What follows belongs to an exercise in optimizing a design on an open flow for small area, a short achievable clock period and few clock cycles per item; a production flow would make more cautious choices.
The RTL was checked by simulation tests, not by an equivalence proof against the original design.
No activity file was given, so power comes from the tool's default toggle rates.

==> flow/design.v <==
package riscv_pkg;
    parameter int XLEN = 32;               
    parameter int ILEN = 32;               
    parameter int NUM_REGS = 32;           
    parameter int PC_WIDTH = 32;           
    parameter int ADDR_WIDTH = 32;         
    parameter int DATA_WIDTH = 32;         
    parameter int BPU_ENTRIES = 256;       
    parameter int BPU_INDEX_BITS = 8;      
    typedef enum logic [6:0] {
        OP_LUI    = 7'b0110111,   
        OP_AUIPC  = 7'b0010111,   
        OP_JAL    = 7'b1101111,   
        OP_JALR   = 7'b1100111,   
        OP_BRANCH = 7'b1100011,   
        OP_LOAD   = 7'b0000011,   
        OP_STORE  = 7'b0100011,   
        OP_ALUI   = 7'b0010011,   
        OP_ALU    = 7'b0110011,   
        OP_FENCE  = 7'b0001111,   
        OP_SYSTEM = 7'b1110011    
    } opcode_e;
    typedef enum logic [2:0] {
        FUNCT3_BEQ  = 3'b000,
        FUNCT3_BNE  = 3'b001,
        FUNCT3_BLT  = 3'b100,
        FUNCT3_BGE  = 3'b101,
        FUNCT3_BLTU = 3'b110,
        FUNCT3_BGEU = 3'b111
    } branch_funct3_e;
    typedef enum logic [2:0] {
        FUNCT3_LB  = 3'b000,
        FUNCT3_LH  = 3'b001,
        FUNCT3_LW  = 3'b010,
        FUNCT3_LBU = 3'b100,
        FUNCT3_LHU = 3'b101
    } load_funct3_e;
    typedef enum logic [2:0] {
        FUNCT3_SB = 3'b000,
        FUNCT3_SH = 3'b001,
        FUNCT3_SW = 3'b010
    } store_funct3_e;
    typedef enum logic [3:0] {
        ALU_ADD  = 4'b0000,
        ALU_SUB  = 4'b0001,
        ALU_SLL  = 4'b0010,
        ALU_SLT  = 4'b0011,
        ALU_SLTU = 4'b0100,
        ALU_XOR  = 4'b0101,
        ALU_SRL  = 4'b0110,
        ALU_SRA  = 4'b0111,
        ALU_OR   = 4'b1000,
        ALU_AND  = 4'b1001,
        ALU_COPY = 4'b1010    
    } alu_op_e;
    typedef enum logic [1:0] {
        ALU_SRC_REG = 2'b00,
        ALU_SRC_IMM = 2'b01,
        ALU_SRC_PC  = 2'b10
    } alu_src_e;
    typedef enum logic [1:0] {
        PC_SRC_NEXT   = 2'b00,   
        PC_SRC_BRANCH = 2'b01,   
        PC_SRC_JUMP   = 2'b10,   
        PC_SRC_JALR   = 2'b11    
    } pc_src_e;
    typedef enum logic [1:0] {
        WB_SRC_ALU = 2'b00,
        WB_SRC_MEM = 2'b01,
        WB_SRC_PC4 = 2'b10
    } wb_src_e;
    typedef enum logic [2:0] {
        MEM_NOP   = 3'b000,
        MEM_BYTE  = 3'b001,
        MEM_HALF  = 3'b010,
        MEM_WORD  = 3'b011,
        MEM_BYTEU = 3'b101,
        MEM_HALFU = 3'b110
    } mem_op_e;
    typedef struct packed {
        logic        reg_write;       
        logic        mem_read;        
        logic        mem_write;       
        logic        branch;          
        logic        jump;            
        logic        jalr;            
        alu_op_e     alu_op;          
        alu_src_e    alu_src_a;       
        alu_src_e    alu_src_b;       
        wb_src_e     wb_src;          
        mem_op_e     mem_op;          
        logic        is_unsigned;     
    } control_t;
    typedef struct packed {
        logic [PC_WIDTH-1:0]   pc;
        logic [ILEN-1:0]       instruction;
        logic                  valid;
        logic [PC_WIDTH-1:0]   pc_plus_4;
    } if_id_reg_t;
    typedef struct packed {
        logic [PC_WIDTH-1:0]   pc;
        logic [XLEN-1:0]       rs1_data;
        logic [XLEN-1:0]       rs2_data;
        logic [XLEN-1:0]       imm;
        logic [4:0]            rs1_addr;
        logic [4:0]            rs2_addr;
        logic [4:0]            rd_addr;
        control_t              ctrl;
        logic                  valid;
        logic [PC_WIDTH-1:0]   pc_plus_4;
        logic [2:0]            funct3;
    } id_ex_reg_t;
    typedef struct packed {
        logic [XLEN-1:0]       alu_result;
        logic [XLEN-1:0]       rs2_data;
        logic [4:0]            rd_addr;
        logic                  reg_write;
        logic                  mem_read;
        logic                  mem_write;
        wb_src_e               wb_src;
        mem_op_e               mem_op;
        logic                  valid;
        logic [PC_WIDTH-1:0]   pc_plus_4;
    } ex_mem_reg_t;
    typedef struct packed {
        logic [XLEN-1:0]       alu_result;
        logic [XLEN-1:0]       mem_data;
        logic [4:0]            rd_addr;
        logic                  reg_write;
        wb_src_e               wb_src;
        logic                  valid;
        logic [PC_WIDTH-1:0]   pc_plus_4;
    } mem_wb_reg_t;
    typedef struct packed {
        logic [ILEN-1:0]  inst0;
        logic [ILEN-1:0]  inst1;
        logic             issue_dual;   
        logic             valid0;
        logic             valid1;
    } dual_issue_t;
    typedef struct packed {
        logic [1:0]           counter;      
        logic [PC_WIDTH-1:0]  target;       
        logic                 valid;        
    } bpu_entry_t;
    typedef enum logic [1:0] {
        FWD_NONE   = 2'b00,
        FWD_EX_MEM = 2'b01,
        FWD_MEM_WB = 2'b10
    } forward_e;
endpackage
module alu (
    input  logic [riscv_pkg::XLEN-1:0]   operand_a,
    input  logic [riscv_pkg::XLEN-1:0]   operand_b,
    input  riscv_pkg::alu_op_e           alu_op,
    output logic [riscv_pkg::XLEN-1:0]   result,
    output logic              zero,
    output logic              negative,
    output logic              carry,
    output logic              overflow
);
    logic [riscv_pkg::XLEN-1:0] add_sub_result;
    logic [riscv_pkg::XLEN:0]   add_result_extended;
    logic [riscv_pkg::XLEN:0]   sub_result_extended;
    logic [4:0]      shift_amount;
    assign shift_amount = operand_b[4:0];
    assign add_result_extended = {1'b0, operand_a} + {1'b0, operand_b};
    assign sub_result_extended = {1'b0, operand_a} - {1'b0, operand_b};
    always_comb begin
        result   = '0;
        zero     = 1'b0;
        negative = 1'b0;
        carry    = 1'b0;
        overflow = 1'b0;
        case (alu_op)
            riscv_pkg::ALU_ADD: begin
                result   = operand_a + operand_b;
                carry    = add_result_extended[riscv_pkg::XLEN];
                overflow = (operand_a[riscv_pkg::XLEN-1] == operand_b[riscv_pkg::XLEN-1]) &&
                          (result[riscv_pkg::XLEN-1] != operand_a[riscv_pkg::XLEN-1]);
            end
            riscv_pkg::ALU_SUB: begin
                result   = operand_a - operand_b;
                carry    = sub_result_extended[riscv_pkg::XLEN];
                overflow = (operand_a[riscv_pkg::XLEN-1] != operand_b[riscv_pkg::XLEN-1]) &&
                          (result[riscv_pkg::XLEN-1] != operand_a[riscv_pkg::XLEN-1]);
            end
            riscv_pkg::ALU_SLL: begin
                result = operand_a << shift_amount;
            end
            riscv_pkg::ALU_SLT: begin
                result = ($signed(operand_a) < $signed(operand_b)) ? 32'd1 : 32'd0;
            end
            riscv_pkg::ALU_SLTU: begin
                result = (operand_a < operand_b) ? 32'd1 : 32'd0;
            end
            riscv_pkg::ALU_XOR: begin
                result = operand_a ^ operand_b;
            end
            riscv_pkg::ALU_SRL: begin
                result = operand_a >> shift_amount;
            end
            riscv_pkg::ALU_SRA: begin
                result = $signed(operand_a) >>> shift_amount;
            end
            riscv_pkg::ALU_OR: begin
                result = operand_a | operand_b;
            end
            riscv_pkg::ALU_AND: begin
                result = operand_a & operand_b;
            end
            riscv_pkg::ALU_COPY: begin
                result = operand_a;
            end
            default: begin
                result = '0;
            end
        endcase
        zero     = (result == '0);
        negative = result[riscv_pkg::XLEN-1];
    end
endmodule
module decoder (
    input  logic [riscv_pkg::ILEN-1:0]    instruction,
    output logic [4:0]         rs1_addr,
    output logic [4:0]         rs2_addr,
    output logic [4:0]         rd_addr,
    output logic [riscv_pkg::XLEN-1:0]    imm,
    output riscv_pkg::control_t           ctrl,
    output logic [6:0]         opcode,
    output logic [2:0]         funct3,
    output logic [6:0]         funct7,
    output logic               valid
);
    assign opcode   = instruction[6:0];
    assign rd_addr  = instruction[11:7];
    assign funct3   = instruction[14:12];
    assign rs1_addr = instruction[19:15];
    assign rs2_addr = instruction[24:20];
    assign funct7   = instruction[31:25];
    logic [riscv_pkg::XLEN-1:0] imm_i, imm_s, imm_b, imm_u, imm_j;
    assign imm_i = {{20{instruction[31]}}, instruction[31:20]};
    assign imm_s = {{20{instruction[31]}}, instruction[31:25], instruction[11:7]};
    assign imm_b = {{19{instruction[31]}}, instruction[31], instruction[7],
                    instruction[30:25], instruction[11:8], 1'b0};
    assign imm_u = {instruction[31:12], 12'b0};
    assign imm_j = {{11{instruction[31]}}, instruction[31], instruction[19:12],
                    instruction[20], instruction[30:21], 1'b0};
    always_comb begin
        ctrl.reg_write   = 1'b0;
        ctrl.mem_read    = 1'b0;
        ctrl.mem_write   = 1'b0;
        ctrl.branch      = 1'b0;
        ctrl.jump        = 1'b0;
        ctrl.jalr        = 1'b0;
        ctrl.alu_op      = riscv_pkg::ALU_ADD;
        ctrl.alu_src_a   = riscv_pkg::ALU_SRC_REG;
        ctrl.alu_src_b   = riscv_pkg::ALU_SRC_REG;
        ctrl.wb_src      = riscv_pkg::WB_SRC_ALU;
        ctrl.mem_op      = riscv_pkg::MEM_NOP;
        ctrl.is_unsigned = 1'b0;
        imm              = '0;
        valid            = 1'b1;
        case (opcode)
            riscv_pkg::OP_LUI: begin
                ctrl.reg_write = 1'b1;
                ctrl.alu_op    = riscv_pkg::ALU_COPY;
                ctrl.alu_src_a = riscv_pkg::ALU_SRC_IMM;
                ctrl.wb_src    = riscv_pkg::WB_SRC_ALU;
                imm            = imm_u;
            end
            riscv_pkg::OP_AUIPC: begin
                ctrl.reg_write = 1'b1;
                ctrl.alu_op    = riscv_pkg::ALU_ADD;
                ctrl.alu_src_a = riscv_pkg::ALU_SRC_PC;
                ctrl.alu_src_b = riscv_pkg::ALU_SRC_IMM;
                ctrl.wb_src    = riscv_pkg::WB_SRC_ALU;
                imm            = imm_u;
            end
            riscv_pkg::OP_JAL: begin
                ctrl.reg_write = 1'b1;
                ctrl.jump      = 1'b1;
                ctrl.wb_src    = riscv_pkg::WB_SRC_PC4;
                imm            = imm_j;
            end
            riscv_pkg::OP_JALR: begin
                ctrl.reg_write = 1'b1;
                ctrl.jalr      = 1'b1;
                ctrl.wb_src    = riscv_pkg::WB_SRC_PC4;
                ctrl.alu_op    = riscv_pkg::ALU_ADD;
                ctrl.alu_src_a = riscv_pkg::ALU_SRC_REG;
                ctrl.alu_src_b = riscv_pkg::ALU_SRC_IMM;
                imm            = imm_i;
            end
            riscv_pkg::OP_BRANCH: begin
                ctrl.branch    = 1'b1;
                ctrl.alu_src_a = riscv_pkg::ALU_SRC_REG;
                ctrl.alu_src_b = riscv_pkg::ALU_SRC_REG;
                imm            = imm_b;
                case (funct3)
                    riscv_pkg::FUNCT3_BEQ:  ctrl.alu_op = riscv_pkg::ALU_SUB;   
                    riscv_pkg::FUNCT3_BNE:  ctrl.alu_op = riscv_pkg::ALU_SUB;   
                    riscv_pkg::FUNCT3_BLT:  ctrl.alu_op = riscv_pkg::ALU_SLT;   
                    riscv_pkg::FUNCT3_BGE:  ctrl.alu_op = riscv_pkg::ALU_SLT;   
                    riscv_pkg::FUNCT3_BLTU: ctrl.alu_op = riscv_pkg::ALU_SLTU;  
                    riscv_pkg::FUNCT3_BGEU: ctrl.alu_op = riscv_pkg::ALU_SLTU;  
                    default:     valid = 1'b0;
                endcase
            end
            riscv_pkg::OP_LOAD: begin
                ctrl.reg_write = 1'b1;
                ctrl.mem_read  = 1'b1;
                ctrl.alu_op    = riscv_pkg::ALU_ADD;
                ctrl.alu_src_a = riscv_pkg::ALU_SRC_REG;
                ctrl.alu_src_b = riscv_pkg::ALU_SRC_IMM;
                ctrl.wb_src    = riscv_pkg::WB_SRC_MEM;
                imm            = imm_i;
                case (funct3)
                    riscv_pkg::FUNCT3_LB: begin
                        ctrl.mem_op      = riscv_pkg::MEM_BYTE;
                        ctrl.is_unsigned = 1'b0;
                    end
                    riscv_pkg::FUNCT3_LH: begin
                        ctrl.mem_op      = riscv_pkg::MEM_HALF;
                        ctrl.is_unsigned = 1'b0;
                    end
                    riscv_pkg::FUNCT3_LW: begin
                        ctrl.mem_op      = riscv_pkg::MEM_WORD;
                        ctrl.is_unsigned = 1'b0;
                    end
                    riscv_pkg::FUNCT3_LBU: begin
                        ctrl.mem_op      = riscv_pkg::MEM_BYTEU;
                        ctrl.is_unsigned = 1'b1;
                    end
                    riscv_pkg::FUNCT3_LHU: begin
                        ctrl.mem_op      = riscv_pkg::MEM_HALFU;
                        ctrl.is_unsigned = 1'b1;
                    end
                    default: valid = 1'b0;
                endcase
            end
            riscv_pkg::OP_STORE: begin
                ctrl.mem_write = 1'b1;
                ctrl.alu_op    = riscv_pkg::ALU_ADD;
                ctrl.alu_src_a = riscv_pkg::ALU_SRC_REG;
                ctrl.alu_src_b = riscv_pkg::ALU_SRC_IMM;
                imm            = imm_s;
                case (funct3)
                    riscv_pkg::FUNCT3_SB: ctrl.mem_op = riscv_pkg::MEM_BYTE;
                    riscv_pkg::FUNCT3_SH: ctrl.mem_op = riscv_pkg::MEM_HALF;
                    riscv_pkg::FUNCT3_SW: ctrl.mem_op = riscv_pkg::MEM_WORD;
                    default:   valid = 1'b0;
                endcase
            end
            riscv_pkg::OP_ALUI: begin
                ctrl.reg_write = 1'b1;
                ctrl.alu_src_a = riscv_pkg::ALU_SRC_REG;
                ctrl.alu_src_b = riscv_pkg::ALU_SRC_IMM;
                ctrl.wb_src    = riscv_pkg::WB_SRC_ALU;
                imm            = imm_i;
                case (funct3)
                    3'b000: ctrl.alu_op = riscv_pkg::ALU_ADD;   
                    3'b010: ctrl.alu_op = riscv_pkg::ALU_SLT;   
                    3'b011: ctrl.alu_op = riscv_pkg::ALU_SLTU;  
                    3'b100: ctrl.alu_op = riscv_pkg::ALU_XOR;   
                    3'b110: ctrl.alu_op = riscv_pkg::ALU_OR;    
                    3'b111: ctrl.alu_op = riscv_pkg::ALU_AND;   
                    3'b001: ctrl.alu_op = riscv_pkg::ALU_SLL;   
                    3'b101: begin
                        if (funct7[5] == 1'b0)
                            ctrl.alu_op = riscv_pkg::ALU_SRL;   
                        else
                            ctrl.alu_op = riscv_pkg::ALU_SRA;   
                    end
                    default: valid = 1'b0;
                endcase
            end
            riscv_pkg::OP_ALU: begin
                ctrl.reg_write = 1'b1;
                ctrl.alu_src_a = riscv_pkg::ALU_SRC_REG;
                ctrl.alu_src_b = riscv_pkg::ALU_SRC_REG;
                ctrl.wb_src    = riscv_pkg::WB_SRC_ALU;
                case (funct3)
                    3'b000: begin
                        if (funct7[5] == 1'b0)
                            ctrl.alu_op = riscv_pkg::ALU_ADD;   
                        else
                            ctrl.alu_op = riscv_pkg::ALU_SUB;   
                    end
                    3'b001: ctrl.alu_op = riscv_pkg::ALU_SLL;   
                    3'b010: ctrl.alu_op = riscv_pkg::ALU_SLT;   
                    3'b011: ctrl.alu_op = riscv_pkg::ALU_SLTU;  
                    3'b100: ctrl.alu_op = riscv_pkg::ALU_XOR;   
                    3'b101: begin
                        if (funct7[5] == 1'b0)
                            ctrl.alu_op = riscv_pkg::ALU_SRL;   
                        else
                            ctrl.alu_op = riscv_pkg::ALU_SRA;   
                    end
                    3'b110: ctrl.alu_op = riscv_pkg::ALU_OR;    
                    3'b111: ctrl.alu_op = riscv_pkg::ALU_AND;   
                    default: valid = 1'b0;
                endcase
            end
            riscv_pkg::OP_FENCE: begin
                valid = 1'b1;
            end
            riscv_pkg::OP_SYSTEM: begin
                valid = 1'b1;
            end
            default: begin
                valid = 1'b0;
            end
        endcase
    end
endmodule
module register_file (
    input  logic                 clk,
    input  logic                 rst_n,
    input  logic [4:0]           rs1_addr_0,
    input  logic [4:0]           rs2_addr_0,
    output logic [riscv_pkg::XLEN-1:0]      rs1_data_0,
    output logic [riscv_pkg::XLEN-1:0]      rs2_data_0,
    input  logic                 wr_en_0,
    input  logic [4:0]           rd_addr_0,
    input  logic [riscv_pkg::XLEN-1:0]      rd_data_0
);
    logic [riscv_pkg::XLEN-1:0] registers [0:31];
    assign rs1_data_0 = (rs1_addr_0 == 5'b0) ? '0 :
                        (wr_en_0 && (rd_addr_0 == rs1_addr_0)) ? rd_data_0 :
                        registers[rs1_addr_0];
    assign rs2_data_0 = (rs2_addr_0 == 5'b0) ? '0 :
                        (wr_en_0 && (rd_addr_0 == rs2_addr_0)) ? rd_data_0 :
                        registers[rs2_addr_0];
    always_ff @(posedge clk or negedge rst_n) begin
        if (!rst_n) begin
            for (int i = 0; i < riscv_pkg::NUM_REGS; i++) begin
                registers[i] <= '0;
            end
        end else begin
            if (wr_en_0 && rd_addr_0 != 5'b0) begin
                registers[rd_addr_0] <= rd_data_0;
            end
        end
    end
endmodule
module forwarding_unit (
    input  logic [4:0]    id_ex_rs1,
    input  logic [4:0]    id_ex_rs2,
    input  logic          id_ex_valid,
    input  logic [4:0]    ex_mem_rd,
    input  logic          ex_mem_reg_write,
    input  logic          ex_mem_valid,
    input  logic [4:0]    mem_wb_rd,
    input  logic          mem_wb_reg_write,
    input  logic          mem_wb_valid,
    output riscv_pkg::forward_e      forward_a,
    output riscv_pkg::forward_e      forward_b
);
    always_comb begin
        forward_a = riscv_pkg::FWD_NONE;
        if (ex_mem_reg_write && ex_mem_valid &&
            (ex_mem_rd != 5'b0) &&
            (ex_mem_rd == id_ex_rs1)) begin
            forward_a = riscv_pkg::FWD_EX_MEM;
        end
        else if (mem_wb_reg_write && mem_wb_valid &&
                 (mem_wb_rd != 5'b0) &&
                 (mem_wb_rd == id_ex_rs1)) begin
            forward_a = riscv_pkg::FWD_MEM_WB;
        end
    end
    always_comb begin
        forward_b = riscv_pkg::FWD_NONE;
        if (ex_mem_reg_write && ex_mem_valid &&
            (ex_mem_rd != 5'b0) &&
            (ex_mem_rd == id_ex_rs2)) begin
            forward_b = riscv_pkg::FWD_EX_MEM;
        end
        else if (mem_wb_reg_write && mem_wb_valid &&
                 (mem_wb_rd != 5'b0) &&
                 (mem_wb_rd == id_ex_rs2)) begin
            forward_b = riscv_pkg::FWD_MEM_WB;
        end
    end
endmodule
module hazard_detection (
    input  logic [4:0]    if_id_rs1_0,
    input  logic [4:0]    if_id_rs2_0,
    input  logic          if_id_valid_0,
    input  logic [4:0]    id_ex_rd,
    input  logic          id_ex_mem_read,
    input  logic          id_ex_valid,
    output logic          stall
);
    logic load_use_hazard_0;
    always_comb begin
        load_use_hazard_0 = 1'b0;
        if (id_ex_mem_read && id_ex_valid && if_id_valid_0) begin
            if ((id_ex_rd != 5'b0) &&
                ((id_ex_rd == if_id_rs1_0) || (id_ex_rd == if_id_rs2_0))) begin
                load_use_hazard_0 = 1'b1;
            end
        end
    end
    assign stall = load_use_hazard_0;
endmodule
module if_id_reg (
    input  logic         clk,
    input  logic         rst_n,
    input  logic         stall,
    input  logic         flush,
    input  riscv_pkg::if_id_reg_t   if_id_in,
    output riscv_pkg::if_id_reg_t   if_id_out
);
    always_ff @(posedge clk or negedge rst_n) begin
        if (!rst_n) begin
            if_id_out <= '0;
        end else if (flush) begin
            if_id_out <= '0;
        end else if (!stall) begin
            if_id_out <= if_id_in;
        end
    end
endmodule
module id_ex_reg (
    input  logic         clk,
    input  logic         rst_n,
    input  logic         stall,
    input  logic         flush,
    input  riscv_pkg::id_ex_reg_t   id_ex_in,
    output riscv_pkg::id_ex_reg_t   id_ex_out
);
    always_ff @(posedge clk or negedge rst_n) begin
        if (!rst_n) begin
            id_ex_out <= '0;
        end else if (flush) begin
            id_ex_out <= '0;
        end else if (!stall) begin
            id_ex_out <= id_ex_in;
        end
    end
endmodule
module ex_mem_reg (
    input  logic         clk,
    input  logic         rst_n,
    input  logic         stall,
    input  logic         flush,
    input  riscv_pkg::ex_mem_reg_t  ex_mem_in,
    output riscv_pkg::ex_mem_reg_t  ex_mem_out
);
    always_ff @(posedge clk or negedge rst_n) begin
        if (!rst_n) begin
            ex_mem_out <= '0;
        end else if (flush) begin
            ex_mem_out <= '0;
        end else if (!stall) begin
            ex_mem_out <= ex_mem_in;
        end
    end
endmodule
module mem_wb_reg (
    input  logic         clk,
    input  logic         rst_n,
    input  logic         stall,
    input  logic         flush,
    input  riscv_pkg::mem_wb_reg_t  mem_wb_in,
    output riscv_pkg::mem_wb_reg_t  mem_wb_out
);
    always_ff @(posedge clk or negedge rst_n) begin
        if (!rst_n) begin
            mem_wb_out <= '0;
        end else if (flush) begin
            mem_wb_out <= '0;
        end else if (!stall) begin
            mem_wb_out <= mem_wb_in;
        end
    end
endmodule
module stage_if (
    input  logic                 clk,
    input  logic                 rst_n,
    input  logic                 stall,
    input  logic                 branch_taken,
    input  logic [riscv_pkg::PC_WIDTH-1:0]  branch_target,
    output logic [riscv_pkg::PC_WIDTH-1:0]  imem_addr,
    input  logic [riscv_pkg::ILEN-1:0]      imem_data_0,
    input  logic                 imem_ready,
    output logic [riscv_pkg::PC_WIDTH-1:0]  pc_out_0,
    output logic [riscv_pkg::ILEN-1:0]      instruction_0,
    output logic                 valid_0,
    output logic [riscv_pkg::PC_WIDTH-1:0]  pc_plus_4_0
);
    logic [riscv_pkg::PC_WIDTH-1:0] pc;
    logic [riscv_pkg::PC_WIDTH-1:0] next_pc;
    always_ff @(posedge clk or negedge rst_n) begin
        if (!rst_n) begin
            pc <= '0;
        end else begin
            pc <= next_pc;
        end
    end
    always_comb begin
        pc_plus_4_0 = pc + 32'd4;
        if (branch_taken) begin
            next_pc = branch_target;
        end
        else if (stall) begin
            next_pc = pc;
        end
        else if (!imem_ready) begin
            next_pc = pc;
        end
        else begin
            next_pc = pc + 32'd4;
        end
    end
    assign imem_addr     = pc;
    assign pc_out_0      = pc;
    assign instruction_0 = imem_data_0;
    assign valid_0 = imem_ready && !stall;
endmodule
module stage_id (
    input  logic                 clk,
    input  logic                 rst_n,
    input  logic [riscv_pkg::PC_WIDTH-1:0]  pc_0,
    input  logic [riscv_pkg::ILEN-1:0]      instruction_0,
    input  logic                 valid_0,
    input  logic [riscv_pkg::PC_WIDTH-1:0]  pc_plus_4_0,
    output logic [4:0]           rf_rs1_addr_0,
    output logic [4:0]           rf_rs2_addr_0,
    input  logic [riscv_pkg::XLEN-1:0]      rf_rs1_data_0,
    input  logic [riscv_pkg::XLEN-1:0]      rf_rs2_data_0,
    output logic [riscv_pkg::PC_WIDTH-1:0]  id_ex_pc_0,
    output logic [riscv_pkg::XLEN-1:0]      id_ex_rs1_data_0,
    output logic [riscv_pkg::XLEN-1:0]      id_ex_rs2_data_0,
    output logic [riscv_pkg::XLEN-1:0]      id_ex_imm_0,
    output logic [4:0]           id_ex_rs1_addr_0,
    output logic [4:0]           id_ex_rs2_addr_0,
    output logic [4:0]           id_ex_rd_addr_0,
    output riscv_pkg::control_t             id_ex_ctrl_0,
    output logic                 id_ex_valid_0,
    output logic [riscv_pkg::PC_WIDTH-1:0]  id_ex_pc_plus_4_0,
    output logic [2:0]           id_ex_funct3_0
);
    logic [riscv_pkg::XLEN-1:0] imm_0;
    riscv_pkg::control_t        ctrl_0;
    logic [6:0]      opcode_0;
    logic [2:0]      funct3_0;
    logic [6:0]      funct7_0;
    logic            inst_valid_0;
    decoder decoder_0 (
        .instruction(instruction_0),
        .rs1_addr(rf_rs1_addr_0),
        .rs2_addr(rf_rs2_addr_0),
        .rd_addr(id_ex_rd_addr_0),
        .imm(imm_0),
        .ctrl(ctrl_0),
        .opcode(opcode_0),
        .funct3(funct3_0),
        .funct7(funct7_0),
        .valid(inst_valid_0)
    );
    assign id_ex_pc_0              = pc_0;
    assign id_ex_rs1_data_0        = rf_rs1_data_0;
    assign id_ex_rs2_data_0        = rf_rs2_data_0;
    assign id_ex_imm_0             = imm_0;
    assign id_ex_rs1_addr_0        = rf_rs1_addr_0;
    assign id_ex_rs2_addr_0        = rf_rs2_addr_0;
    assign id_ex_ctrl_0            = ctrl_0;
    assign id_ex_valid_0           = valid_0 && inst_valid_0;
    assign id_ex_pc_plus_4_0       = pc_plus_4_0;
    assign id_ex_funct3_0          = funct3_0;
endmodule
module stage_ex (
    input  logic [riscv_pkg::PC_WIDTH-1:0]  pc,
    input  logic [riscv_pkg::XLEN-1:0]      rs1_data,
    input  logic [riscv_pkg::XLEN-1:0]      rs2_data,
    input  logic [riscv_pkg::XLEN-1:0]      imm,
    input  logic [4:0]           rs1_addr,
    input  logic [4:0]           rs2_addr,
    input  logic [4:0]           rd_addr,
    input  riscv_pkg::control_t             ctrl,
    input  logic                 valid,
    input  logic [riscv_pkg::PC_WIDTH-1:0]  pc_plus_4,
    input  logic [2:0]           funct3,
    input  logic [riscv_pkg::XLEN-1:0]      ex_mem_alu_result,
    input  logic [riscv_pkg::XLEN-1:0]      mem_wb_wb_data,
    input  riscv_pkg::forward_e             forward_a,
    input  riscv_pkg::forward_e             forward_b,
    output logic [riscv_pkg::XLEN-1:0]      alu_result,
    output logic [riscv_pkg::XLEN-1:0]      rs2_data_out,
    output logic [4:0]           rd_addr_out,
    output logic                 reg_write,
    output logic                 mem_read,
    output logic                 mem_write,
    output riscv_pkg::wb_src_e              wb_src,
    output riscv_pkg::mem_op_e              mem_op,
    output logic                 valid_out,
    output logic [riscv_pkg::PC_WIDTH-1:0]  pc_plus_4_out,
    output logic                 branch_taken,
    output logic [riscv_pkg::PC_WIDTH-1:0]  branch_target
);
    logic [riscv_pkg::XLEN-1:0] operand_a;
    logic [riscv_pkg::XLEN-1:0] operand_b;
    logic [riscv_pkg::XLEN-1:0] operand_b_forwarded;
    logic [riscv_pkg::XLEN-1:0] alu_src_a;
    logic [riscv_pkg::XLEN-1:0] alu_src_b;
    logic [riscv_pkg::XLEN-1:0] alu_out;
    logic            alu_zero;
    logic            alu_negative;
    logic            alu_carry;
    logic            alu_overflow;
    always_comb begin
        case (forward_a)
            riscv_pkg::FWD_EX_MEM: operand_a = ex_mem_alu_result;
            riscv_pkg::FWD_MEM_WB: operand_a = mem_wb_wb_data;
            default:    operand_a = rs1_data;
        endcase
    end
    always_comb begin
        case (forward_b)
            riscv_pkg::FWD_EX_MEM: operand_b_forwarded = ex_mem_alu_result;
            riscv_pkg::FWD_MEM_WB: operand_b_forwarded = mem_wb_wb_data;
            default:    operand_b_forwarded = rs2_data;
        endcase
    end
    assign operand_b = operand_b_forwarded;
    always_comb begin
        case (ctrl.alu_src_a)
            riscv_pkg::ALU_SRC_REG: alu_src_a = operand_a;
            riscv_pkg::ALU_SRC_PC:  alu_src_a = pc;
            riscv_pkg::ALU_SRC_IMM: alu_src_a = imm;
            default:     alu_src_a = operand_a;
        endcase
    end
    always_comb begin
        case (ctrl.alu_src_b)
            riscv_pkg::ALU_SRC_REG: alu_src_b = operand_b;
            riscv_pkg::ALU_SRC_IMM: alu_src_b = imm;
            riscv_pkg::ALU_SRC_PC:  alu_src_b = pc;
            default:     alu_src_b = operand_b;
        endcase
    end
    alu alu_inst (
        .operand_a(alu_src_a),
        .operand_b(alu_src_b),
        .alu_op(ctrl.alu_op),
        .result(alu_out),
        .zero(alu_zero),
        .negative(alu_negative),
        .carry(alu_carry),
        .overflow(alu_overflow)
    );
    logic branch_condition_met;
    always_comb begin
        branch_condition_met = 1'b0;
        if (ctrl.branch) begin
            case (funct3)
                riscv_pkg::FUNCT3_BEQ:  branch_condition_met = alu_zero;               
                riscv_pkg::FUNCT3_BNE:  branch_condition_met = !alu_zero;              
                riscv_pkg::FUNCT3_BLT:  branch_condition_met = (alu_out == 32'd1);    
                riscv_pkg::FUNCT3_BGE:  branch_condition_met = (alu_out == 32'd0);    
                riscv_pkg::FUNCT3_BLTU: branch_condition_met = (alu_out == 32'd1);    
                riscv_pkg::FUNCT3_BGEU: branch_condition_met = (alu_out == 32'd0);    
                default:     branch_condition_met = 1'b0;
            endcase
        end
    end
    logic [riscv_pkg::PC_WIDTH-1:0] calculated_target;
    always_comb begin
        if (ctrl.jalr) begin
            calculated_target = (operand_a + imm) & ~32'h1;
        end else if (ctrl.jump || ctrl.branch) begin
            calculated_target = pc + imm;
        end else begin
            calculated_target = pc_plus_4;
        end
    end
    assign branch_taken = valid && ((ctrl.branch && branch_condition_met) ||
                                    ctrl.jump || ctrl.jalr);
    assign branch_target = calculated_target;
    assign alu_result    = alu_out;
    assign rs2_data_out  = operand_b;   
    assign rd_addr_out   = rd_addr;
    assign reg_write     = ctrl.reg_write;
    assign mem_read      = ctrl.mem_read;
    assign mem_write     = ctrl.mem_write;
    assign wb_src        = ctrl.wb_src;
    assign mem_op        = ctrl.mem_op;
    assign valid_out     = valid;
    assign pc_plus_4_out = pc_plus_4;
endmodule
module stage_mem (
    input  logic                 clk,
    input  logic                 rst_n,
    input  logic [riscv_pkg::XLEN-1:0]      alu_result,
    input  logic [riscv_pkg::XLEN-1:0]      rs2_data,
    input  logic [4:0]           rd_addr,
    input  logic                 reg_write,
    input  logic                 mem_read,
    input  logic                 mem_write,
    input  riscv_pkg::wb_src_e              wb_src,
    input  riscv_pkg::mem_op_e              mem_op,
    input  logic                 valid,
    input  logic [riscv_pkg::PC_WIDTH-1:0]  pc_plus_4,
    output logic [riscv_pkg::ADDR_WIDTH-1:0] dmem_addr,
    output logic [riscv_pkg::DATA_WIDTH-1:0] dmem_wdata,
    output logic                  dmem_wen,
    output logic [3:0]            dmem_byte_en,
    input  logic [riscv_pkg::DATA_WIDTH-1:0] dmem_rdata,
    input  logic                  dmem_ready,
    output logic [riscv_pkg::XLEN-1:0]      alu_result_out,
    output logic [riscv_pkg::XLEN-1:0]      mem_data,
    output logic [4:0]           rd_addr_out,
    output logic                 reg_write_out,
    output riscv_pkg::wb_src_e              wb_src_out,
    output logic                 valid_out,
    output logic [riscv_pkg::PC_WIDTH-1:0]  pc_plus_4_out
);
    assign dmem_addr = alu_result;
    assign dmem_wen = mem_write && valid;
    logic [1:0] addr_offset;
    assign addr_offset = alu_result[1:0];
    always_comb begin
        dmem_wdata   = '0;
        dmem_byte_en = 4'b0000;
        if (mem_write) begin
            case (mem_op)
                riscv_pkg::MEM_BYTE: begin
                    case (addr_offset)
                        2'b00: begin
                            dmem_wdata   = {24'b0, rs2_data[7:0]};
                            dmem_byte_en = 4'b0001;
                        end
                        2'b01: begin
                            dmem_wdata   = {16'b0, rs2_data[7:0], 8'b0};
                            dmem_byte_en = 4'b0010;
                        end
                        2'b10: begin
                            dmem_wdata   = {8'b0, rs2_data[7:0], 16'b0};
                            dmem_byte_en = 4'b0100;
                        end
                        2'b11: begin
                            dmem_wdata   = {rs2_data[7:0], 24'b0};
                            dmem_byte_en = 4'b1000;
                        end
                    endcase
                end
                riscv_pkg::MEM_HALF: begin
                    case (addr_offset[1])
                        1'b0: begin
                            dmem_wdata   = {16'b0, rs2_data[15:0]};
                            dmem_byte_en = 4'b0011;
                        end
                        1'b1: begin
                            dmem_wdata   = {rs2_data[15:0], 16'b0};
                            dmem_byte_en = 4'b1100;
                        end
                    endcase
                end
                riscv_pkg::MEM_WORD: begin
                    dmem_wdata   = rs2_data;
                    dmem_byte_en = 4'b1111;
                end
                default: begin
                    dmem_wdata   = '0;
                    dmem_byte_en = 4'b0000;
                end
            endcase
        end
    end
    logic [riscv_pkg::XLEN-1:0] mem_read_data;
    always_comb begin
        mem_read_data = '0;
        if (mem_read) begin
            case (mem_op)
                riscv_pkg::MEM_BYTE: begin
                    case (addr_offset)
                        2'b00: mem_read_data = {{24{dmem_rdata[7]}}, dmem_rdata[7:0]};
                        2'b01: mem_read_data = {{24{dmem_rdata[15]}}, dmem_rdata[15:8]};
                        2'b10: mem_read_data = {{24{dmem_rdata[23]}}, dmem_rdata[23:16]};
                        2'b11: mem_read_data = {{24{dmem_rdata[31]}}, dmem_rdata[31:24]};
                    endcase
                end
                riscv_pkg::MEM_BYTEU: begin
                    case (addr_offset)
                        2'b00: mem_read_data = {24'b0, dmem_rdata[7:0]};
                        2'b01: mem_read_data = {24'b0, dmem_rdata[15:8]};
                        2'b10: mem_read_data = {24'b0, dmem_rdata[23:16]};
                        2'b11: mem_read_data = {24'b0, dmem_rdata[31:24]};
                    endcase
                end
                riscv_pkg::MEM_HALF: begin
                    case (addr_offset[1])
                        1'b0: mem_read_data = {{16{dmem_rdata[15]}}, dmem_rdata[15:0]};
                        1'b1: mem_read_data = {{16{dmem_rdata[31]}}, dmem_rdata[31:16]};
                    endcase
                end
                riscv_pkg::MEM_HALFU: begin
                    case (addr_offset[1])
                        1'b0: mem_read_data = {16'b0, dmem_rdata[15:0]};
                        1'b1: mem_read_data = {16'b0, dmem_rdata[31:16]};
                    endcase
                end
                riscv_pkg::MEM_WORD: begin
                    mem_read_data = dmem_rdata;
                end
                default: begin
                    mem_read_data = '0;
                end
            endcase
        end
    end
    assign alu_result_out = alu_result;
    assign mem_data       = mem_read_data;
    assign rd_addr_out    = rd_addr;
    assign reg_write_out  = reg_write;
    assign wb_src_out     = wb_src;
    assign valid_out      = valid;
    assign pc_plus_4_out  = pc_plus_4;
endmodule
module stage_wb (
    input  logic [riscv_pkg::XLEN-1:0]      alu_result,
    input  logic [riscv_pkg::XLEN-1:0]      mem_data,
    input  logic [4:0]           rd_addr,
    input  logic                 reg_write,
    input  riscv_pkg::wb_src_e              wb_src,
    input  logic                 valid,
    input  logic [riscv_pkg::PC_WIDTH-1:0]  pc_plus_4,
    output logic                 rf_wen,
    output logic [4:0]           rf_waddr,
    output logic [riscv_pkg::XLEN-1:0]      rf_wdata
);
    logic [riscv_pkg::XLEN-1:0] wb_data;
    always_comb begin
        case (wb_src)
            riscv_pkg::WB_SRC_ALU: wb_data = alu_result;
            riscv_pkg::WB_SRC_MEM: wb_data = mem_data;
            riscv_pkg::WB_SRC_PC4: wb_data = pc_plus_4;
            default:    wb_data = alu_result;
        endcase
    end
    assign rf_wen   = reg_write && valid && (rd_addr != 5'b0);   
    assign rf_waddr = rd_addr;
    assign rf_wdata = wb_data;
endmodule
module riscv_core (
    input  logic                  clk,
    input  logic                  rst_n,
    output logic [riscv_pkg::ADDR_WIDTH-1:0] imem_addr,
    input  logic [riscv_pkg::ILEN-1:0]       imem_data_0,
    input  logic [riscv_pkg::ILEN-1:0]       imem_data_1,
    input  logic                  imem_ready,
    output logic [riscv_pkg::ADDR_WIDTH-1:0] dmem_addr,
    output logic [riscv_pkg::DATA_WIDTH-1:0] dmem_wdata,
    output logic                  dmem_wen,
    output logic [3:0]            dmem_byte_en,
    input  logic [riscv_pkg::DATA_WIDTH-1:0] dmem_rdata,
    input  logic                  dmem_ready
);
    riscv_pkg::if_id_reg_t if_id_reg_in_0, if_id_reg_out_0;
    riscv_pkg::id_ex_reg_t id_ex_reg_in_0, id_ex_reg_out_0;
    riscv_pkg::ex_mem_reg_t ex_mem_reg_in_0, ex_mem_reg_out_0;
    riscv_pkg::mem_wb_reg_t mem_wb_reg_in_0, mem_wb_reg_out_0;
    logic stall;
    logic flush_id_ex;
    logic branch_taken;
    logic [riscv_pkg::PC_WIDTH-1:0] branch_target;
    assign flush_id_ex = branch_taken || stall;
    logic [4:0]      rf_rs1_addr_0, rf_rs2_addr_0;
    logic [riscv_pkg::XLEN-1:0] rf_rs1_data_0, rf_rs2_data_0;
    logic            rf_wen_0;
    logic [4:0]      rf_waddr_0;
    logic [riscv_pkg::XLEN-1:0] rf_wdata_0;
    riscv_pkg::forward_e forward_a_0, forward_b_0;
    logic [riscv_pkg::PC_WIDTH-1:0] if_pc_0;
    logic [riscv_pkg::ILEN-1:0]     if_instruction_0;
    logic                if_valid_0;
    logic [riscv_pkg::PC_WIDTH-1:0] if_pc_plus_4_0;
    logic [riscv_pkg::PC_WIDTH-1:0] id_pc_0;
    logic [riscv_pkg::XLEN-1:0]     id_rs1_data_0, id_rs2_data_0;
    logic [riscv_pkg::XLEN-1:0]     id_imm_0;
    logic [4:0]          id_rs1_addr_0, id_rs2_addr_0, id_rd_addr_0;
    riscv_pkg::control_t            id_ctrl_0;
    logic                id_valid_0;
    logic [riscv_pkg::PC_WIDTH-1:0] id_pc_plus_4_0;
    logic [2:0]          id_funct3_0;
    logic [riscv_pkg::XLEN-1:0]     ex_alu_result_0;
    logic [riscv_pkg::XLEN-1:0]     ex_rs2_data_0;
    logic [4:0]          ex_rd_addr_0;
    logic                ex_reg_write_0;
    logic                ex_mem_read_0;
    logic                ex_mem_write_0;
    riscv_pkg::wb_src_e             ex_wb_src_0;
    riscv_pkg::mem_op_e             ex_mem_op_0;
    logic                ex_valid_0;
    logic [riscv_pkg::PC_WIDTH-1:0] ex_pc_plus_4_0;
    logic [riscv_pkg::XLEN-1:0]     mem_alu_result_0;
    logic [riscv_pkg::XLEN-1:0]     mem_data_0;
    logic [4:0]          mem_rd_addr_0;
    logic                mem_reg_write_0;
    riscv_pkg::wb_src_e             mem_wb_src_0;
    logic                mem_valid_0;
    logic [riscv_pkg::PC_WIDTH-1:0] mem_pc_plus_4_0;
    stage_if if_stage (
        .clk(clk),
        .rst_n(rst_n),
        .stall(stall),
        .branch_taken(branch_taken),
        .branch_target(branch_target),
        .imem_addr(imem_addr),
        .imem_data_0(imem_data_0),
        .imem_ready(imem_ready),
        .pc_out_0(if_pc_0),
        .instruction_0(if_instruction_0),
        .valid_0(if_valid_0),
        .pc_plus_4_0(if_pc_plus_4_0)
    );
    assign if_id_reg_in_0.pc              = if_pc_0;
    assign if_id_reg_in_0.instruction     = if_instruction_0;
    assign if_id_reg_in_0.valid           = if_valid_0;
    assign if_id_reg_in_0.pc_plus_4       = if_pc_plus_4_0;
    if_id_reg if_id_0 (
        .clk(clk),
        .rst_n(rst_n),
        .stall(stall),
        .flush(branch_taken),
        .if_id_in(if_id_reg_in_0),
        .if_id_out(if_id_reg_out_0)
    );
    register_file regfile (
        .clk(clk),
        .rst_n(rst_n),
        .rs1_addr_0(rf_rs1_addr_0),
        .rs2_addr_0(rf_rs2_addr_0),
        .rs1_data_0(rf_rs1_data_0),
        .rs2_data_0(rf_rs2_data_0),
        .wr_en_0(rf_wen_0),
        .rd_addr_0(rf_waddr_0),
        .rd_data_0(rf_wdata_0)
    );
    hazard_detection hazard_unit (
        .if_id_rs1_0(rf_rs1_addr_0),
        .if_id_rs2_0(rf_rs2_addr_0),
        .if_id_valid_0(if_id_reg_out_0.valid),
        .id_ex_rd(id_ex_reg_out_0.rd_addr),
        .id_ex_mem_read(id_ex_reg_out_0.ctrl.mem_read),
        .id_ex_valid(id_ex_reg_out_0.valid),
        .stall(stall)
    );
    stage_id id_stage (
        .clk(clk),
        .rst_n(rst_n),
        .pc_0(if_id_reg_out_0.pc),
        .instruction_0(if_id_reg_out_0.instruction),
        .valid_0(if_id_reg_out_0.valid),
        .pc_plus_4_0(if_id_reg_out_0.pc_plus_4),
        .rf_rs1_addr_0(rf_rs1_addr_0),
        .rf_rs2_addr_0(rf_rs2_addr_0),
        .rf_rs1_data_0(rf_rs1_data_0),
        .rf_rs2_data_0(rf_rs2_data_0),
        .id_ex_pc_0(id_pc_0),
        .id_ex_rs1_data_0(id_rs1_data_0),
        .id_ex_rs2_data_0(id_rs2_data_0),
        .id_ex_imm_0(id_imm_0),
        .id_ex_rs1_addr_0(id_rs1_addr_0),
        .id_ex_rs2_addr_0(id_rs2_addr_0),
        .id_ex_rd_addr_0(id_rd_addr_0),
        .id_ex_ctrl_0(id_ctrl_0),
        .id_ex_valid_0(id_valid_0),
        .id_ex_pc_plus_4_0(id_pc_plus_4_0),
        .id_ex_funct3_0(id_funct3_0)
    );
    assign id_ex_reg_in_0.pc              = id_pc_0;
    assign id_ex_reg_in_0.rs1_data        = id_rs1_data_0;
    assign id_ex_reg_in_0.rs2_data        = id_rs2_data_0;
    assign id_ex_reg_in_0.imm             = id_imm_0;
    assign id_ex_reg_in_0.rs1_addr        = id_rs1_addr_0;
    assign id_ex_reg_in_0.rs2_addr        = id_rs2_addr_0;
    assign id_ex_reg_in_0.rd_addr         = id_rd_addr_0;
    assign id_ex_reg_in_0.ctrl            = id_ctrl_0;
    assign id_ex_reg_in_0.valid           = id_valid_0;
    assign id_ex_reg_in_0.pc_plus_4       = id_pc_plus_4_0;
    assign id_ex_reg_in_0.funct3          = id_funct3_0;
    id_ex_reg id_ex_0 (
        .clk(clk),
        .rst_n(rst_n),
        .stall(1'b0),
        .flush(flush_id_ex),
        .id_ex_in(id_ex_reg_in_0),
        .id_ex_out(id_ex_reg_out_0)
    );
    forwarding_unit fwd_unit_0 (
        .id_ex_rs1(id_ex_reg_out_0.rs1_addr),
        .id_ex_rs2(id_ex_reg_out_0.rs2_addr),
        .id_ex_valid(id_ex_reg_out_0.valid),
        .ex_mem_rd(ex_mem_reg_out_0.rd_addr),
        .ex_mem_reg_write(ex_mem_reg_out_0.reg_write),
        .ex_mem_valid(ex_mem_reg_out_0.valid),
        .mem_wb_rd(mem_wb_reg_out_0.rd_addr),
        .mem_wb_reg_write(mem_wb_reg_out_0.reg_write),
        .mem_wb_valid(mem_wb_reg_out_0.valid),
        .forward_a(forward_a_0),
        .forward_b(forward_b_0)
    );
    stage_ex ex_stage_0 (
        .pc(id_ex_reg_out_0.pc),
        .rs1_data(id_ex_reg_out_0.rs1_data),
        .rs2_data(id_ex_reg_out_0.rs2_data),
        .imm(id_ex_reg_out_0.imm),
        .rs1_addr(id_ex_reg_out_0.rs1_addr),
        .rs2_addr(id_ex_reg_out_0.rs2_addr),
        .rd_addr(id_ex_reg_out_0.rd_addr),
        .ctrl(id_ex_reg_out_0.ctrl),
        .valid(id_ex_reg_out_0.valid),
        .pc_plus_4(id_ex_reg_out_0.pc_plus_4),
        .funct3(id_ex_reg_out_0.funct3),
        .ex_mem_alu_result(ex_mem_reg_out_0.alu_result),
        .mem_wb_wb_data(rf_wdata_0),
        .forward_a(forward_a_0),
        .forward_b(forward_b_0),
        .alu_result(ex_alu_result_0),
        .rs2_data_out(ex_rs2_data_0),
        .rd_addr_out(ex_rd_addr_0),
        .reg_write(ex_reg_write_0),
        .mem_read(ex_mem_read_0),
        .mem_write(ex_mem_write_0),
        .wb_src(ex_wb_src_0),
        .mem_op(ex_mem_op_0),
        .valid_out(ex_valid_0),
        .pc_plus_4_out(ex_pc_plus_4_0),
        .branch_taken(branch_taken),
        .branch_target(branch_target)
    );
    assign ex_mem_reg_in_0.alu_result    = ex_alu_result_0;
    assign ex_mem_reg_in_0.rs2_data      = ex_rs2_data_0;
    assign ex_mem_reg_in_0.rd_addr       = ex_rd_addr_0;
    assign ex_mem_reg_in_0.reg_write     = ex_reg_write_0;
    assign ex_mem_reg_in_0.mem_read      = ex_mem_read_0;
    assign ex_mem_reg_in_0.mem_write     = ex_mem_write_0;
    assign ex_mem_reg_in_0.wb_src        = ex_wb_src_0;
    assign ex_mem_reg_in_0.mem_op        = ex_mem_op_0;
    assign ex_mem_reg_in_0.valid         = ex_valid_0;
    assign ex_mem_reg_in_0.pc_plus_4     = ex_pc_plus_4_0;
    ex_mem_reg ex_mem_0 (
        .clk(clk),
        .rst_n(rst_n),
        .stall(1'b0),
        .flush(1'b0),
        .ex_mem_in(ex_mem_reg_in_0),
        .ex_mem_out(ex_mem_reg_out_0)
    );
    stage_mem mem_stage_0 (
        .clk(clk),
        .rst_n(rst_n),
        .alu_result(ex_mem_reg_out_0.alu_result),
        .rs2_data(ex_mem_reg_out_0.rs2_data),
        .rd_addr(ex_mem_reg_out_0.rd_addr),
        .reg_write(ex_mem_reg_out_0.reg_write),
        .mem_read(ex_mem_reg_out_0.mem_read),
        .mem_write(ex_mem_reg_out_0.mem_write),
        .wb_src(ex_mem_reg_out_0.wb_src),
        .mem_op(ex_mem_reg_out_0.mem_op),
        .valid(ex_mem_reg_out_0.valid),
        .pc_plus_4(ex_mem_reg_out_0.pc_plus_4),
        .dmem_addr(dmem_addr),
        .dmem_wdata(dmem_wdata),
        .dmem_wen(dmem_wen),
        .dmem_byte_en(dmem_byte_en),
        .dmem_rdata(dmem_rdata),
        .dmem_ready(dmem_ready),
        .alu_result_out(mem_alu_result_0),
        .mem_data(mem_data_0),
        .rd_addr_out(mem_rd_addr_0),
        .reg_write_out(mem_reg_write_0),
        .wb_src_out(mem_wb_src_0),
        .valid_out(mem_valid_0),
        .pc_plus_4_out(mem_pc_plus_4_0)
    );
    assign mem_wb_reg_in_0.alu_result = mem_alu_result_0;
    assign mem_wb_reg_in_0.mem_data   = mem_data_0;
    assign mem_wb_reg_in_0.rd_addr    = mem_rd_addr_0;
    assign mem_wb_reg_in_0.reg_write  = mem_reg_write_0;
    assign mem_wb_reg_in_0.wb_src     = mem_wb_src_0;
    assign mem_wb_reg_in_0.valid      = mem_valid_0;
    assign mem_wb_reg_in_0.pc_plus_4  = mem_pc_plus_4_0;
    mem_wb_reg mem_wb_0 (
        .clk(clk),
        .rst_n(rst_n),
        .stall(1'b0),
        .flush(1'b0),
        .mem_wb_in(mem_wb_reg_in_0),
        .mem_wb_out(mem_wb_reg_out_0)
    );
    stage_wb wb_stage_0 (
        .alu_result(mem_wb_reg_out_0.alu_result),
        .mem_data(mem_wb_reg_out_0.mem_data),
        .rd_addr(mem_wb_reg_out_0.rd_addr),
        .reg_write(mem_wb_reg_out_0.reg_write),
        .wb_src(mem_wb_reg_out_0.wb_src),
        .valid(mem_wb_reg_out_0.valid),
        .pc_plus_4(mem_wb_reg_out_0.pc_plus_4),
        .rf_wen(rf_wen_0),
        .rf_waddr(rf_waddr_0),
        .rf_wdata(rf_wdata_0)
    );
endmodule
==> flow/run.sh <==
#!/bin/bash
# synth_recipe.tcl (not shown) runs the flow's synth.tcl, then flattens the netlist and writes it again
# the make line also repeats each setting of config.mk as NAME=value (left out here)
make -C /OpenROAD-flow-scripts/flow DESIGN_CONFIG=/design/flow/config.mk WORK_HOME=/design/flow/orfs CLKGATE_MAP_FILE= SYNTH_SCRIPT=/design/flow/synth_recipe.tcl finish
==> flow/config.mk <==
export PLATFORM = sky130hd
export DESIGN_NAME = riscv_core
export DESIGN_NICKNAME = riscv_core
export VERILOG_FILES = /design/flow/design.v
export SDC_FILE = /design/flow/constraint.sdc
export NUM_CORES = 8
export LEC_CHECK = 0
export CAP_MARGIN = 30
export CORE_MARGIN = 2
export CORE_UTILIZATION = 30
export PLACE_DENSITY = 0.45
export SETUP_SLACK_MARGIN = 0.4
export SLEW_MARGIN = 20
==> flow/constraint.sdc <==
create_clock -name core_clock -period 11.0 [get_ports {clk}]
set_input_delay 2.2000 -clock core_clock [delete_from_list [all_inputs] [get_ports {clk}]]
set_output_delay 2.2000 -clock core_clock [all_outputs]
set_load 0.01 [all_outputs]
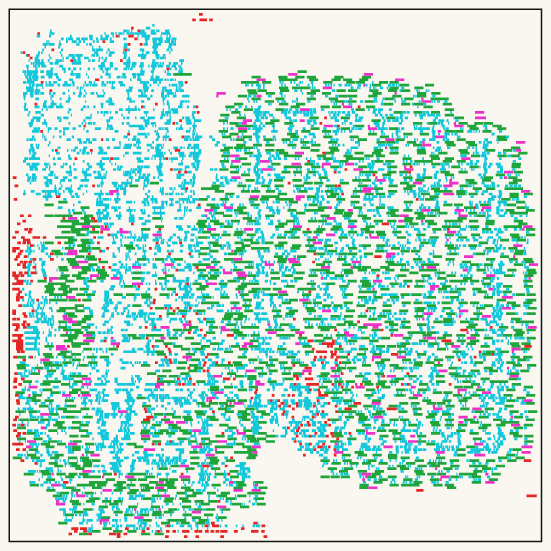
**Above:** cell classes on the final placement.
Scale: 1 px per micron.
Cyan is remaining logic cells, cells 6992. Red is remaining buffers and delay cells, cells 476. Green is registers, cells 1527. Magenta is clock drivers and dummy loads, cells 319.

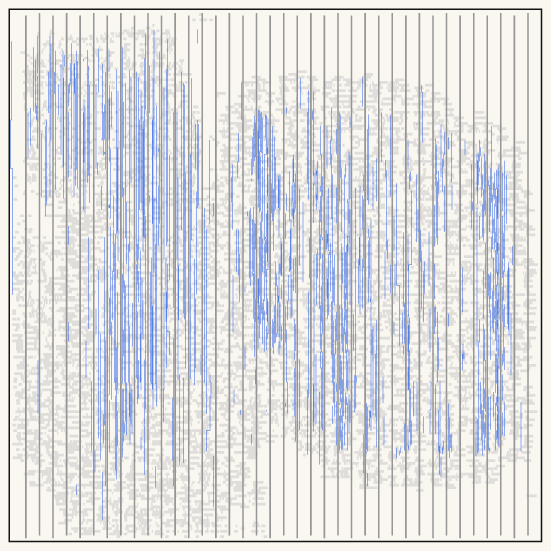
**Above:** the metal 4 layer.
Scale: 1 px per micron. Supply wires on this layer in gray.
The layer carries 34.4 mm of wire. The wires run mostly vertical. 306 nets have wire on it. The layer holds 7.3% of the routed length. The longest straight run is 331 microns.
total length of routed wires: 471000 microns
vias: 81.1k

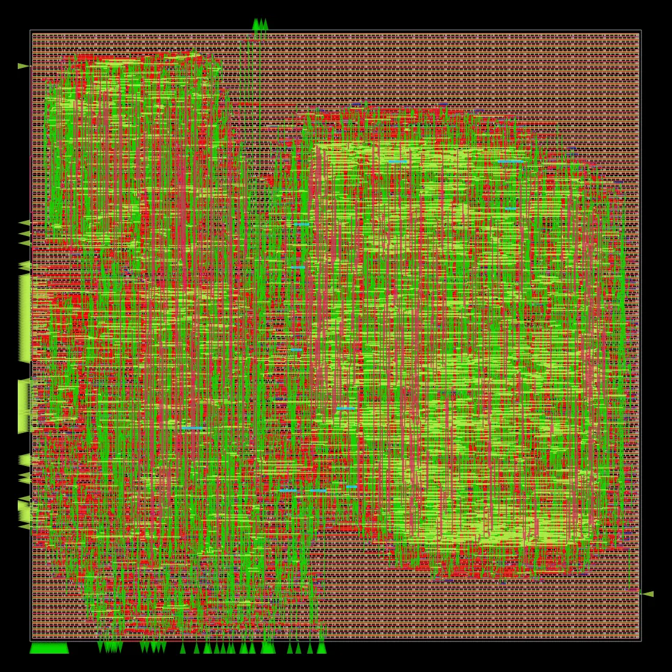
**Above:** routing view.
met1 WL: 191000 microns
met3 wire len: 46700 microns
Top Layer Used: met5

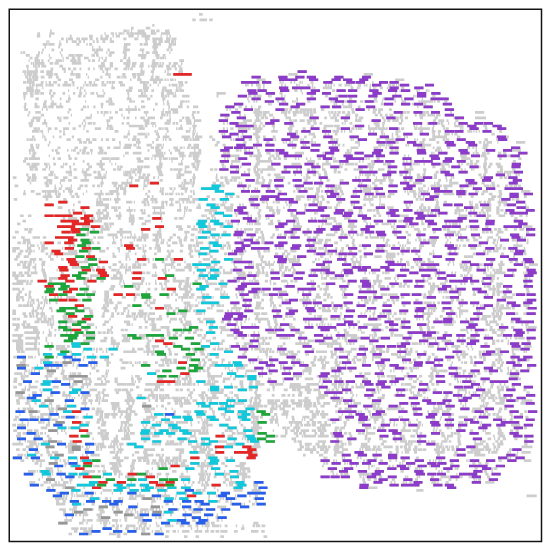
**Above:** hierarchy map of the flops.
Scale: 1 px per micron. Other sequential cells in the stronger gray, the rest of the logic in the fainter gray.
Green is `mem_wb_0`, flops 105. Cyan is `id_ex_0`, flops 194. Red is `ex_mem_0`, flops 109. Blue is `if_id_0`, flops 95, where lower left. Purple is `regfile`, flops 992.

-- layer usage --
metal / global-route usage / share of wire / vias to the layer above
met2: 0.481 / 0.42 / 5399
li1: - / - / 33800
met5: 0.00154 / 0.00028 / -
met1: 0.429 / 0.41 / 40500
met3: 0.0793 / 0.099 / 1403
met4: 0.201 / 0.073 / 22
-- cell type report --
type	instances	area, sq um
fill	28500	181000
multi-input combinational	6814	41900
sequential	1527	38200
clock buffer	257	5220
tap	3705	4640
timing repair buffer	476	4300
clock inverter	62	806
inverter	178	676
antenna	13	32.5
-- cells in the final DEF, fill, tap and decap left out, types with 30 or more instances in the layout --
master,count
nor2_1,578
o211ai_1,33
a211oi_2,33
a31oi_1,56
clkbuf_1,41
a221o_1,46
ha_1,165
nand2_4,31
o32a_1,64
a211oi_1,64
clkdlybuf4s50_1,166
xor2_1,58
inv_1,154
nand3_1,152
o21a_1,31
mux2i_1,159
and3_1,44
a222oi_1,80
a21oi_1,409
nand4_1,137
dfrtp_1,1526
nand2b_1,38
nor3_2,92
a22oi_1,421
a22o_1,206
o22ai_1,57
nor4_1,39
mux2_2,40
clkbuf_16,186
a221oi_1,329
nor2b_1,30
o21ai_0,1180
nor3_1,78
xnor2_1,100
nand2_1,1624
clkbuf_8,30
buf_4,276
o21ai_2,35
o221ai_1,33
nor2_4,57
-- registers in the layout (all words and copies together), names as in the netlist --
signal               flops
mem_wb_0.mem_wb_out    105
id_ex_0.id_ex_out      194
ex_mem_0.ex_mem_out    109
regfile.registers      992
if_stage.pc             32
if_id_0.if_id_out       95
-- cells by family after synthesis --
logic type / Yosys count
adder cells (fa/ha/maj): 170
flip-flops: 1527
multiplexers: 210
AO/OA/AOI/OAI: 3271
buffers and inverters: 1018
XOR/XNOR: 158
AND/OR/NAND/NOR: 3005
-- cell usage after synthesis, drive strengths merged, types with 9 or more instances --
cell / n / share of area
o311ai: 9 / 0.00095
a211oi: 97 / 0.011
mux2: 43 / 0.0059
nor3: 170 / 0.016
a21oi: 409 / 0.025
o32a: 64 / 0.0077
a221o: 46 / 0.0055
a222oi: 80 / 0.0096
nand3: 152 / 0.0091
o32ai: 12 / 0.0013
o21bai: 14 / 0.0013
xnor2: 100 / 0.011
xor2: 58 / 0.0061
nor2: 639 / 0.029
a21boi: 9 / 0.00081
or2: 9 / 0.00068
a221oi: 329 / 0.035
o22ai: 57 / 0.0043
or4: 14 / 0.0013
or3: 21 / 0.0016
and3: 45 / 0.0034
a32oi: 10 / 0.0011
a21o: 28 / 0.0025
o21ai: 1225 / 0.074
o21a: 33 / 0.0031
ha: 166 / 0.025
clkbuf: 684 / 0.031
and2: 17 / 0.0013
inv: 164 / 0.0074
dfrtp: 1527 / 0.46
o31ai: 19 / 0.0017
mux2i: 161 / 0.019
nor2b: 30 / 0.0023
nand2: 1656 / 0.075
a31oi: 56 / 0.0042
o221ai: 33 / 0.0035
clkinv: 14 / 0.00069
a22oi: 421 / 0.038
nor4: 46 / 0.0036
nand4: 137 / 0.010
nand2b: 38 / 0.0029
a22o: 206 / 0.022
o211ai: 33 / 0.0030
buf: 156 / 0.011
nor3b: 9 / 0.00081
-- through the flow --
| stage | hold WS, ns | setup slack [ns] | instance area, sq um | power (mW) |
|---|---|---|---|---|
| final | 0.346 | 0.815 | 95700 | 13.3 |
| after global routing | 0.351 | 0.590 | 95700 | 13.6 |
| after CTS | 0.347 | 1.16 | 95700 | 13.3 |
| after detailed placement | 0.335 | 1.21 | 89600 | 7.05 |
| after global placement | 0.333 | 1.23 | 89400 | 7.06 |
| after floorplan | 0.331 | 2.83 | 83300 | 6.38 |
-- power groups by stage --
stage	clock network, mW	logic [mW]	registers, mW
finish	6.30	1.19	5.81
global route	6.59	1.23	5.81
CTS	6.36	1.15	5.81
detailed placement	0	1.14	5.91
global placement	0	1.14	5.91
floorplan	0	0.548	5.83
-- worst max-delay path, delay by kind of cell (launching register included) --
family	cells	cell delay, ns
flip-flops	1	0.58
AO/OA/AOI/OAI	10	4.06
XOR/XNOR	1	0.11
adder cells (fa/ha/maj)	1	0.40
AND/OR/NAND/NOR	9	3.55
multiplexers	2	0.84
buffers and inverters	1	0.25
==> flow_summary_export.csv <==
group,metric,value,unit
status,status,"finished clean",
setup_path,worstSetupStartpoint,"mem_wb_0.mem_wb_out[37]",
cts,postCtsHoldBufs,0,
drt,first_pass_iters,9,
yosys,synthMuxAreaShare,0.0269,
cts,cts_root_buf,"clkbuf_16",
yosys,yosys_warnings,14,
floorplan,initial_core_util,0.301,
sta,timing.slew.headroom,0.245,
pwr,p_per_area,139,nW/um^2
cts,clk_pin_slew_worst_paths,0.06,ns
worst_hold_path,min-delay-path-class,"register to register",
layout,nNetsFinal,9450,
setup_path,start_kind,"register",
setup_path,r2r-start,"mem_wb_0.mem_wb_out[37]",
cts,cts_resized,0,
yosys,synthFlopType,"dfrtp_1",
setup_path,path_common_cell,"or4_1",
floorplan,die_h,531,microns
cts,htreeDepth,4,
grt,grt_max_degree,170,
grt,grt-ovfl-total,0,
worst_hold_path,holdPathEnd,"mem_wb_0.mem_wb_out[15]",
yosys,synth-adder-area-share,0.0259,
placed_design,place_hpwl,302000,microns
grt,antenna_found_initial,28,
sta,grt_setup_unrepaired,"false",
pwr,p_comb_frac,0.089,
cts,clk_latency,0.91,ns
drt,drt_iter0_drc,12900,
grt,grt_usage,0.326,
setup_path,crit_path_end_kind,"register",
yosys,synth_top_family_by_area,"compound AO/OA/AOI/OAI gates",
drt,route.detailed.drc,0,
sta,finalSetupTns,0,ns
pwr,switching_share,0.272,
setup_path,path_max_fanout,161,
yosys,async_reset_ff_frac,1.00,
drt,wl_per_cell,36.2,microns
placed_design,placedCellCount,12700,
flow_run,drv_cap,0,
setup_path,path_cells,"nor2_4 > a211oi_1 > nand2_2 > a21oi_1 > o21ai_0 > mux2_2 > ha_1 > or4_1 > nor4_1 > nand3_1 > nor2b_1 > a31oi_1 > a21oi_1 > o21bai_1 > xnor2_1 > a221oi_1 > o211ai_1 > or4_1 > or4_1 > or4_1 > o41a_1 > o31a_2 > buf_12 > mux2_1",
worst_hold_path,hold_depth,0,
sta,hold_violations,0,
yosys,ys_ff_latch,1527,
yosys,syn_nets,9629,
pwr,ir_worst_vdd,0.000130,V
layout,final_layout_size_suffix_gt1_frac,0.103,
cts,cts_max_path_buffers,4,
cts,numCtsBuffers,183,
yosys,synth_area,83300,sq um
pwr,internal_power,9.68,mW
setup_path,cp.required,11.74,ns
yosys,synth_compound_area_frac,0.263,
sta,period_needed,10.18,ns
placed_design,gp_congestion,1.01,
floorplan,die_w,531,microns
floorplan,io_pins,201,
floorplan,die_area,282000,sq um
cts,cts_setup_buffers,0,
sta,tightest_slew,1.13,ns
setup_path,crit_type,"register to register",
setup_path,ff2ff_setup_slack,0.82,ns
yosys,synth_simple_gate_area_share,0.159,
drt,ant_nets,0,
sta,fmax,98.2,MHz
setup_path,rr_worst_depth,24,
pwr,p_leak,40.7,nW
grt,grt_pass1_vias,77200,
yosys,ys_types,94,
placed_design,io_buffers,167,
sta,fin_skew,0.116,ns
setup_path,crit_path_end,"if_stage.pc[23]",
layout,areaGrowthSynthToFinish,15.0,%
yosys,synthXorXnorAreaFrac,0.0166,
setup_path,crit_path_max_incr_delay,0.73,ns
cts,cts_tree,"built",
cts,cts_num_sinks,1527,
yosys,synth_edf_count,0,
setup_path,reg2reg_to,"if_stage.pc[23]",
pwr,power_switching,3.62,mW
setup_path,cp.arrival,10.93,ns
yosys,seq_area_frac_synth,0.459,
pwr,p_clk_frac,0.474,
grt,grt_pass1_wl,647000,microns
layout,fin_cells,13000,
sta,period_share,0.926,
floorplan,core,276000,sq um
drt,viasPerCell,6.23,
pwr,seqPwrFrac,0.437,
worst_hold_path,hp-start,"ex_mem_0.ex_mem_out[15]",
sta,finalSetupViolCount,0,
floorplan,num_rows,193,
sta,maxSlewViolCount,0,
setup_path,cp_slowest_cell,"or4_1",
yosys,syn_area_per_cell,8.90,sq um
yosys,synthCells,9359,
layout,final_util,0.347,
Testbench counts, summed over its fixed seeds: cycles 330,608, instructions 234,556.

## what the ideal ports hide
No port has a modelled driver above. Below, the same layout with a new extraction and two added sets of constraints. Step 1 assumes that a clkbuf_16 drives the clock port and a buf_2 every other input. Step 2 times the ports against the registers' clock, not the clock port: input delays grow and output delays shrink by t, the midpoint of the rising clock arrivals with the driver on. a / b / c = ideal ports / drivers / drivers and shift; a / b = the first two.
shift t [ns]: 0.958
setup WS [ns]: 0.815 / 0.815 / 0.815
latest minus earliest clock arrival (ns): 0.124 / 0.124
cell pins on the clock port's net: 1
After both steps setup and hold are still met in this run. The setup slack of this run moves by 0.000 ns with the drivers and by 0.000 ns with both steps.
